Background: an optimization exercise with open tools, aiming at small area. Do not read the settings as production practice.
In this exercise RTL edits were held to simulation tests only and were not proved equivalent to the original.
No activity file was given, so power comes from the tool's default toggle rates.

density.png
The bar under the picture is 200 um long. 31 x 31 tiles, from dark blue (low) to red (high), 0 to 100% covered.
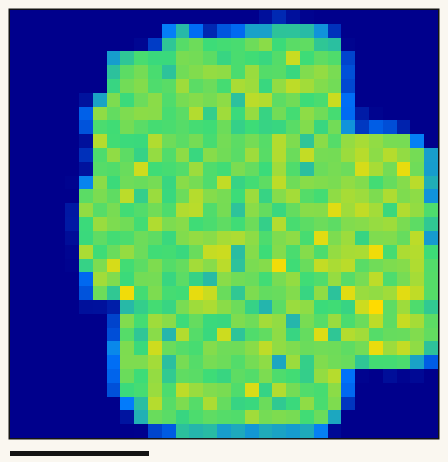
final_ir_drop.png
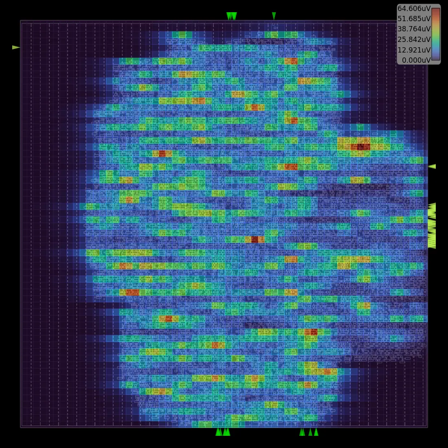
==> design.v <==
`timescale 1ns/100ps
module shift_reg #( 
	parameter DATA_WIDTH = 16,
    parameter DEPTH      = 11,
    localparam LOG_DEPTH = $clog2(DEPTH)
) (
	input  logic clk,
	input  logic reset,
	input  logic i_ren,
	input  logic i_wen,
    input  logic [LOG_DEPTH : 0] i_used_depth,
	input  logic [DATA_WIDTH-1 : 0] i_wdata,
    output logic [DATA_WIDTH-1 : 0] o_rdata,
    output logic [LOG_DEPTH-1 : 0] o_rd_ptr
);
    logic [DATA_WIDTH-1:0][DEPTH-1:0] mem;
    logic [DEPTH-1:0] used;
    logic [DATA_WIDTH-1:0][DEPTH-1:0] shift_mem;
    logic [DATA_WIDTH-1:0][DEPTH-1:0] next_mem;
    genvar i, j;
    generate
        for(i = 0; i < DATA_WIDTH; i++) begin
            assign o_rdata[i] = mem[i][0];
            assign shift_mem[i]  = {mem[i][0], mem[i][DEPTH-1:1]};
            for(j = 0; j < DEPTH; j++) begin
                always_comb begin
                    if(i_ren)
                        next_mem[i][j] = (j==i_used_depth-1) ? mem[i][0] :
                                         (used[j] ? shift_mem[i][j] : mem[i][0]);
                    else if(i_wen)
                        next_mem[i][j] = (j==i_used_depth-1) ? i_wdata[i] :
                                         (used[j] ? shift_mem[i][j] : 1'b0);
                    else
                        next_mem[i][j] = mem[i][j];
                end
            end
            always_ff @(posedge clk) begin
                if(reset) begin
                    mem[i] <= 0;
                end
                else begin
                    mem[i] <= next_mem[i];
                end
            end
        end
    endgenerate
    generate
        for(i = 0; i < DEPTH; i++) begin
            assign used[i] = (i < i_used_depth);
        end
    endgenerate
    always_ff @(posedge clk) begin
        if(reset) begin
            o_rd_ptr <= 0;
        end
        else if(i_ren) begin
            o_rd_ptr <= (o_rd_ptr == i_used_depth - 1) ? 0 : o_rd_ptr + 1;
        end
    end
endmodule
`timescale 1ns/100ps
module PE #(
	parameter 	DATA_WIDTH = 16,
	parameter 	MAX_FILTER_WIDTH = 11,	 
	localparam	LOG_MFW = $clog2(MAX_FILTER_WIDTH)
	) (  
	input  logic clk, reset,
	input  logic [LOG_MFW:0] i_filter_width,
	input  logic i_pe_en,
	input  logic [LOG_MFW:0] i_stride,
	input  logic [DATA_WIDTH-1:0] i_ifmap_data,
	input  logic i_ifmap_valid,
	input  logic i_reset_ifmap,
	input  logic i_en_loadi_left, i_en_loadi_upper,
	input  logic i_newline,			 
	input  logic i_switch_lane,      
	input  logic [DATA_WIDTH-1:0] i_weight_data,
	input  logic i_weight_valid,
	output logic [DATA_WIDTH-1:0] o_peout_data,
	output logic o_peout_valid,   
	output logic o_en_loadi_right, o_en_loadi_lower,
	input  logic i_row_done,
	output logic o_row_done,
	output logic o_last_in_row,
	output logic o_last_psum
);
	logic [MAX_FILTER_WIDTH-1:0][DATA_WIDTH-1:0] w_row;
	logic lane_feed;
	logic lane_cal;
	logic next_lane_cal;
	logic pe_done;
	logic row_loadi_en;
	logic accept_ifmap;
	logic newline;
	logic [MAX_FILTER_WIDTH-1:0] wr_w_col_ptr;
	logic [MAX_FILTER_WIDTH-1:0] wr_w_row_ptr;
	logic [LOG_MFW-1:0] rd_w_row_ptr;
	logic [MAX_FILTER_WIDTH-1:0][LOG_MFW-1:0] rd_w_col_ptr;
	logic [MAX_FILTER_WIDTH-1:0] rd_w_en;
	logic [MAX_FILTER_WIDTH-1:0] wr_w_en;
	logic [1:0][DATA_WIDTH-1:0] psum;
	logic [LOG_MFW-1:0] current_col;
	logic lane_out;		 
	genvar i;
	generate
		for(i = 0; i < MAX_FILTER_WIDTH; i++) begin
			shift_reg #( 
				.DATA_WIDTH(DATA_WIDTH),
				.DEPTH(MAX_FILTER_WIDTH)
			) lane_w (
				.clk(clk),
				.reset(reset),
				.i_ren(rd_w_en[i]),
				.i_wen(wr_w_en[i]),
				.i_used_depth(i_filter_width),
				.i_wdata(i_weight_data),
				.o_rdata(w_row[i]),
				.o_rd_ptr(rd_w_col_ptr[i])
			);
		end
	endgenerate
	always_ff @(posedge clk) begin
		if(reset) begin
			wr_w_col_ptr <= 1;
		end
		else if(i_weight_valid && i_pe_en) begin
			wr_w_col_ptr  <= (wr_w_col_ptr[i_filter_width-1]) ? 1 : wr_w_col_ptr << 1;
		end
	end
	always_ff @(posedge clk) begin
		if(reset) begin
			wr_w_row_ptr <= 1;
		end
		else if(i_weight_valid && i_pe_en && wr_w_col_ptr[i_filter_width-1]) begin
			wr_w_row_ptr  <= (wr_w_row_ptr[i_filter_width-1]) ? 1 : wr_w_row_ptr << 1;
		end
	end
	assign wr_w_en = wr_w_row_ptr & {MAX_FILTER_WIDTH{i_weight_valid}} & {MAX_FILTER_WIDTH{i_pe_en}};
	assign next_lane_cal	= ~lane_cal;
	always_ff @(posedge clk) begin
		if(reset) begin
			lane_cal <= 0;
		end
		else if(i_reset_ifmap || !i_pe_en) begin
			lane_cal <= 0;
		end
		else if(i_pe_en && i_switch_lane) begin
			lane_cal <= next_lane_cal;
		end
	end
	always_ff @(posedge clk) begin
		if(reset) begin
			lane_feed <= 0;
		end
		else if(i_reset_ifmap || !i_pe_en) begin
			lane_feed <= 0;
		end
		else if(i_switch_lane) begin
			lane_feed <= next_lane_cal;
		end
		else if(newline) begin
			lane_feed <= lane_cal;
		end
		else if(o_last_in_row) begin
			lane_feed <= next_lane_cal;
		end
	end
	assign o_last_psum         = (rd_w_row_ptr == i_filter_width - 1) && o_last_in_row;
	assign o_last_in_row       = (current_col == i_filter_width - 1) && accept_ifmap;
	assign o_en_loadi_right    = (current_col >= i_stride);
	assign o_en_loadi_lower    = (rd_w_row_ptr >= i_stride) || pe_done;
	assign accept_ifmap        = i_pe_en & i_ifmap_valid & row_loadi_en & i_en_loadi_upper;
	assign newline		   	   = i_newline & i_en_loadi_upper;
	assign current_col		   = rd_w_col_ptr[rd_w_row_ptr];
	always_comb begin
		if(i_row_done && (lane_feed == lane_cal)) row_loadi_en = 1;
		else row_loadi_en = i_en_loadi_left;
	end
	generate
		for(i = 0; i < MAX_FILTER_WIDTH; i++) begin
			assign rd_w_en[i] = accept_ifmap && (rd_w_row_ptr == i);
		end
	endgenerate
	always_ff @(posedge clk) begin
		if(reset) begin
			rd_w_row_ptr  <= 0;
		end
		else if(i_reset_ifmap) begin
			rd_w_row_ptr  <= 0;
		end
		else if(newline) begin
			rd_w_row_ptr  <= (rd_w_row_ptr == i_filter_width - 1) ? 0 : rd_w_row_ptr + 1;
		end
	end
	assign lane_out      = ~lane_feed;
	assign o_peout_data  = psum[lane_out];
	always_ff @(posedge clk) begin
		if(reset) begin
			o_row_done <= 0;
			pe_done    <= 0;
		end
		else if(i_reset_ifmap || newline || i_switch_lane) begin
			o_row_done <= 0;
			pe_done    <= 0;
		end
		else if(accept_ifmap) begin
			o_row_done    <= o_last_in_row;
			pe_done       <= o_last_psum;
		end
	end
	always_ff @(posedge clk) begin
		if(reset)                               o_peout_valid <= 0;
		else if(i_reset_ifmap || o_peout_valid) o_peout_valid <= 0;
		else                                    o_peout_valid <= o_last_psum;
	end
	always_ff @(posedge clk) begin
		if(reset) begin
			psum <= 0;
		end
		else if(i_reset_ifmap) begin
			psum <= 0;
		end
		else if(accept_ifmap) begin
			if (o_peout_valid) begin
				psum[lane_out] <= 0;
			end
			psum[lane_feed] <= psum[lane_feed] + w_row[rd_w_row_ptr] * i_ifmap_data;
		end
	end
endmodule
`timescale 1ns/100ps
module PE_row #(
	parameter 	DATA_WIDTH = 16,
	parameter 	MAX_FILTER_WIDTH = 11,	 
	localparam	LOG_MFW = $clog2(MAX_FILTER_WIDTH)
) (
    input  logic clk, reset,
    input  logic [LOG_MFW:0] i_filter_width,
	input  logic i_row_en,
	input  logic [LOG_MFW:0] i_stride,
	input  logic [DATA_WIDTH-1:0] i_ifmap_data,
	input  logic i_ifmap_valid,
	input  logic i_reset_ifmap,
    input  logic [MAX_FILTER_WIDTH-1:0] i_en_loadi_upper,
    input  logic i_switch_lane,
	input  logic [DATA_WIDTH-1:0] i_weight_data,
	input  logic i_weight_valid,
	output logic [DATA_WIDTH-1:0] o_peout_data,
	output logic o_peout_valid,   
	output logic [MAX_FILTER_WIDTH-1:0] o_en_loadi_lower,
    output logic o_last_psum
);
    logic [MAX_FILTER_WIDTH-1:0] pe_en;
    logic [MAX_FILTER_WIDTH-1:0] en_loadi_left;
    logic [MAX_FILTER_WIDTH-1:0] en_loadi_right; 
    logic [MAX_FILTER_WIDTH-1:0] row_done_i;
    logic [MAX_FILTER_WIDTH-1:0] row_done_o;
    logic [MAX_FILTER_WIDTH-1:0][DATA_WIDTH-1:0] peout_data; 
    logic [MAX_FILTER_WIDTH-1:0] peout_valid;
    logic newline;
    logic [MAX_FILTER_WIDTH-1:0] last_in_row;
    logic [MAX_FILTER_WIDTH-1:0] last_psum;
    genvar i;
    generate
        for(i = 0; i < MAX_FILTER_WIDTH; i++) begin
            assign pe_en[i] = (i < i_filter_width) & i_row_en;
            PE #(
	            .DATA_WIDTH(DATA_WIDTH),
	            .MAX_FILTER_WIDTH(MAX_FILTER_WIDTH)
	            ) proc_ele (  
	            .clk(clk), .reset(reset),
	            .i_filter_width(i_filter_width),
	            .i_pe_en(pe_en[i]),
	            .i_stride(i_stride),
	            .i_ifmap_data(i_ifmap_data),
	            .i_ifmap_valid(i_ifmap_valid),
	            .i_reset_ifmap(i_reset_ifmap),
	            .i_en_loadi_left(en_loadi_left[i]), 
                .i_en_loadi_upper(i_en_loadi_upper[i]),
	            .i_newline(newline),			 
	            .i_switch_lane(i_switch_lane),      
	            .i_weight_data(i_weight_data),
	            .i_weight_valid(i_weight_valid),
	            .o_peout_data(peout_data[i]),
	            .o_peout_valid(peout_valid[i]),   
	            .o_en_loadi_right(en_loadi_right[i]), 
                .o_en_loadi_lower(o_en_loadi_lower[i]),
	            .i_row_done(row_done_i[i]),
	            .o_row_done(row_done_o[i]),
                .o_last_in_row(last_in_row[i]),
                .o_last_psum(last_psum[i])
            );
        end
    endgenerate
    generate
        for(i = 0; i < MAX_FILTER_WIDTH; i++) begin
            if(i != 0) begin
                assign en_loadi_left[i] = en_loadi_right[i-1];
            end
            else begin
                assign en_loadi_left[0] = en_loadi_right[MAX_FILTER_WIDTH - 1];
            end
        end
        for(i = 0; i < MAX_FILTER_WIDTH; i++) begin
            if(i != 0) begin
                assign row_done_i[i] = row_done_o[i-1];
            end
            else begin
                assign row_done_i[0] = 1'b1;
            end
        end
    endgenerate
    always_comb begin
        o_peout_data = '0;
        for(int k = 0; k < MAX_FILTER_WIDTH; k++)
            o_peout_data = o_peout_data | (peout_data[k] & {DATA_WIDTH{peout_valid[k]}});
    end
    assign o_peout_valid = | peout_valid;
    assign newline       = last_in_row[i_filter_width - 1];
    assign o_last_psum   = last_psum[i_filter_width - 1];
endmodule
`timescale 1ns/100ps
module pe_row_top #(
	parameter 	DATA_WIDTH = 16,
	parameter 	MAX_FILTER_WIDTH = 5,
	localparam	LOG_MFW = $clog2(MAX_FILTER_WIDTH)
) (
	input  logic clk, reset,
	input  logic [LOG_MFW:0] i_filter_width,
	input  logic [LOG_MFW:0] i_stride,
	input  logic [DATA_WIDTH-1:0] i_ifmap_data,
	input  logic i_ifmap_valid,
	input  logic i_reset_ifmap,
	input  logic [DATA_WIDTH-1:0] i_weight_data,
	input  logic i_weight_valid,
	output logic [DATA_WIDTH-1:0] o_peout_data,
	output logic o_peout_valid
);
	logic last_psum;
	logic [MAX_FILTER_WIDTH-1:0] en_loadi_lower;
	wire  [DATA_WIDTH-1:0] peout_data;
	PE_row #(
		.DATA_WIDTH(DATA_WIDTH),
		.MAX_FILTER_WIDTH(MAX_FILTER_WIDTH)
	) proc_ele_row (
		.clk(clk), .reset(reset),
		.i_filter_width(i_filter_width),
		.i_row_en(1'b1),
		.i_stride(i_stride),
		.i_ifmap_data(i_ifmap_data),
		.i_ifmap_valid(i_ifmap_valid),
		.i_reset_ifmap(i_reset_ifmap),
		.i_en_loadi_upper({MAX_FILTER_WIDTH{1'b1}}),
		.i_switch_lane(last_psum),
		.i_weight_data(i_weight_data),
		.i_weight_valid(i_weight_valid),
		.o_peout_data(peout_data),
		.o_peout_valid(o_peout_valid),
		.o_en_loadi_lower(en_loadi_lower),
		.o_last_psum(last_psum)
	);
	assign o_peout_data = peout_data;
endmodule
==> run.sh <==
#!/bin/bash
# synth_recipe.tcl (not shown) runs the flow's synth.tcl, then flattens the netlist and writes it again
# the make line also repeats each setting of config.mk as NAME=value (left out here)
make -C /OpenROAD-flow-scripts/flow DESIGN_CONFIG=/design/flow/config.mk WORK_HOME=/design/flow/orfs CLKGATE_MAP_FILE= SYNTH_SCRIPT=/design/flow/synth_recipe.tcl finish
==> config.mk <==
export PLATFORM = sky130hd
export DESIGN_NAME = pe_row_top
export DESIGN_NICKNAME = pe_row_top
export VERILOG_FILES = /design/flow/design.v
export SDC_FILE = /design/flow/constraint.sdc
export NUM_CORES = 8
export LEC_CHECK = 0
export CAP_MARGIN = 20
export CORE_MARGIN = 2
export CORE_UTILIZATION = 35
export SLEW_MARGIN = 20
==> constraint.sdc <==
create_clock -name core_clock -period 20.0 [get_ports {clk}]
set_input_delay 4.0000 -clock core_clock [delete_from_list [all_inputs] [get_ports {clk}]]
set_output_delay 4.0000 -clock core_clock [all_outputs]
set_load 0.01 [all_outputs]
==> results.json <==
{
  "maxCapViolCount": 0,
  "area_growth_pct": 10.0,
  "die_x_um": 617,
  "clock_path_buffers": 4,
  "status": "timing/DRC/antenna clean",
  "synth_area_leaders": "dfxtp_1, a221oi_1, fa_1, nor2_1, nor3_1",
  "clock_area_frac": 0.0615,
  "synth_xor_area_frac": 0.0221,
  "routabilityCongestion": 0.916,
  "portBuffers": 61,
  "seq_cell_count": 2319,
  "grt_max_degree": 188,
  "ctsHoldBuffers": 0,
  "syn_nets": 17100,
  "synth_cell_types": 82,
  "hold_class": "flip-flop to flip-flop",
  "cts.sinks": 2319,
  "htree_num_levels": 5,
  "syn_inst": 16200,
  "seq_share": 0.321,
  "crit_path_top_delay_cell": "buf_4",
  "die_area_mm2": 0.380,
  "cpPeakStageDelay_ns": 0.63,
  "num_rows": 224,
  "antenna-diode-count": 136,
  "syn_avg_cell_area_um2": 8.10,
  "grt_remaining_overflow": 0,
  "synth-adder-area-share": 0.103,
  "synthFlopType": "dfxtp_1",
  "layout_common_cells": "nor2_1, dfxtp_1, nor3_1, a221oi_1, o21ai_0",
  "worstPathCellList": "buf_2 > buf_4 > nand2_1 > fa_1 > fa_1 > fa_1 > inv_1 > fa_1 > inv_1 > fa_1 > fa_1 > xnor2_1 > xnor2_1 > xnor2_1 > xnor2_1 > xnor2_1 > xnor3_1 > a31o_1 > a32oi_1 > nor2_1",
  "synth_top_family_by_area": "compound AO/OA/AOI/OAI gates",
  "bufAreaShareNonClock": 0.0209,
  "n_all_inverters": 772,
  "ir_worst_vdd_mv": 0.0819,
  "path_clk_slew_ns": 0.06,
  "multi_input_comb_area_mm2": 0.0767,
  "grt_antenna_before_repair": 96,
  "period_share": 0.471,
  "io_pins": 62,
  "nClkBuffers": 378,
  "drive_gt1_frac": 0.0791,
  "leakage_uw": 0.0525,
  "end_kind": "flip-flop",
  "worst-path-buf-inv": 4,
  "grt_pass1_vias": 116000,
  "multi_input_area_share": 0.531,
  "wl_mm": 573,
  "yosysSeqAreaShare": 0.353,
  "synthMuxAreaShare": 0.0316,
  "root_buffer": "clkbuf_16",
  "placedInstanceArea_mm2": 0.135,
  "layout_commonest_cell": "nor2_1",
  "grt_pass1_wl_mm": 824,
  "cts_resized": 0,
  "hpwl_mm": 331,
  "path_class": "input pin to flip-flop",
  "dr.pass1.iters": 7,
  "post_cts_buffers": 0,
  "ys_warn_count": 3,
  "syn_area_mm2": 0.131,
  "seq_area_mm2": 0.0464,
  "largest_class": "multi-input gates",
  "finalSetupTns_ns": 0,
  "relSlewSlack": 0.146,
  "buffers": 379,
  "final_max_slew_viol_count": 0,
  "num_vias": 131000,
  "route.detailed.drc": 0,
  "fp.dieH_um": 617,
  "async_reset_ff_frac": 0,
  "clk_latency_ns": 0.96,
  "tritoncts": "done",
  "maxClockFrequency_mhz": 106,
  "fill_cells": 37700,
  "cts_buffers": 265,
  "critPathRequiredTime_ns": 20.81,
  "timing.final.hold_violations": 0,
  "synth-seq-cells": 2319,
  "synth.top_cell.area_share": 0.353,
  "cp_common_cell": "fa_1",
  "finalClockSkew_ns": 0.0472,
  "detail_route.wl_per_cell_um": 27.9,
  "setup_viol": 0,
  "synth_top_cell_by_area": "dfxtp_1",
  "num-multi-input-gates": 11500,
  "crit_arrival_ns": 10.22,
  "worst_slew_pin_slew_ns": 1.28,
  "fin_area_mm2": 0.144,
  "taps": 4972,
  "ant_nets": 0,
  "fin_nets": 16100,
  "period_needed_ns": 9.41,
  "crit_path_start_kind": "input pin",
  "synth-compound-area-share": 0.228,
  "yosys.area_share.simple": 0.192,
  "via_per_inst": 6.35,
  "grt_util_all_layers": 0.287,
  "cp_max_fo": 42,
  "synth_edf_count": 0,
  "drt_iter0_markers": 21000,
  "path_delay_family": "adder cells",
  "rsz0062_at_grt": "false"
}
Back to the opening pictures, density.png:
The fullest tile reaches 75%. 31% of the tiles are nearly empty. The emptiest ninth of the die: lower left.
post-layout util: 0.387
Initial Util: 0.352
CORE AREA: 0.373 mm2

Back to the opening pictures, final_ir_drop.png:
total power: 11900 uW
Cell Pwr Density: 82.2 mW/mm2
internal power: 8340 uW
NetSw: 3540 uW

sequential cells by signal, summed over array words and instances (netlist names), named ones only:
signal,count
proc_ele_row.genblk1.proc_ele.wr_w_row_ptr,25
proc_ele_row.genblk1.proc_ele.o_row_done,4
proc_ele_row.genblk1.proc_ele.genblk1.lane_w.mem,2000
proc_ele_row.genblk1.proc_ele.wr_w_col_ptr,25
proc_ele_row.genblk1.proc_ele.lane_feed,5
proc_ele_row.genblk1.proc_ele.lane_cal,5
proc_ele_row.genblk1.proc_ele.rd_w_row_ptr,15
proc_ele_row.genblk1.proc_ele.genblk1.lane_w.o_rd_ptr,75
proc_ele_row.genblk1.proc_ele.o_peout_valid,5
cell usage after synthesis (all sizes together) (8+ instances only):
cell type,count
inv,772
nand4,12
a21oi,637
nand3,84
a22o,78
mux2,111
clkbuf,1403
dfxtp,2319
a222oi,17
nor2,2415
nand2b,53
a31o,30
nor2b,86
or3,28
xor2,66
buf,210
and3,44
a21o,20
mux4,87
ha,331
nor3,1550
fa,470
a311oi,122
o22ai,8
o21a,17
and2,261
o21ai,1235
a22oi,501
a32o,13
a211oi,119
mux2i,94
xnor2,248
nand2,1226
a221oi,1442
power breakdown:
group | leakage [uW] | switching, uW | internal (uW)
sequential | 0.0188 | 86.8 | 4720
clock | 0.00439 | 2180 | 2950
combinational | 0.0293 | 1270 | 666
total | 0.0525 | 3540 | 8340
worst paths after layout:
check                                startpoint  slack (ns)   endpoint  depth (start not counted)
worst max register to register        flip-flop       12.28  flip-flop                         22
worst max-delay path            i_ifmap_data[2]       10.59  flip-flop                         20
worst min-delay path                  flip-flop        0.46  flip-flop                          2
worst min register to register        flip-flop        0.46  flip-flop                          2
layer usage:
metal  track usage  share of wire
met1         0.368           0.38
met2         0.418           0.42
met3        0.0771           0.13
met4         0.200          0.070
met5      0.000126        0.00024
per-stage QoR:
stage | total power, uW | std cells | hold slack [ns] | setup WS (ns) | util
global placement | 6780 | 20000 | 0.447 | 9.73 | 0.362
floorplan | 6250 | 16200 | 0.433 | 10.34 | -
global route | 12300 | 20500 | 0.477 | 10.25 | 0.387
finish | 11900 | 20600 | 0.463 | 10.59 | 0.387
CTS | 11900 | 20400 | 0.463 | 10.67 | 0.386
detailed placement | 6800 | 20000 | 0.453 | 9.71 | 0.363

re-timing with driven ports:
No port has a modelled driver above. Below, the same layout with a new extraction and two added sets of constraints. Step 1: set_driving_cell puts a clkbuf_16 on clk and a buf_2 on each other input, an assumption about the parent block. Step 2 times the ports against the registers' clock, not the clock port: input delays grow and output delays shrink by t, the midpoint of the rising clock arrivals with the driver on. Slacks: no drivers / after step 1 / after step 2; pairs: no drivers / after step 1.
t, ns: 1.070
setup slack, ns: 10.588 / 10.690 / 9.620
worst setup path at the end: input to register
clock arrival spread, ns: 0.050 / 0.050
slew at the worst register clock pin (ns): 0.07 / 0.07
After both steps setup and hold are still met in this run. For this run, drivers alone change the setup slack by +0.102 ns; drivers and shift together by -0.968 ns.
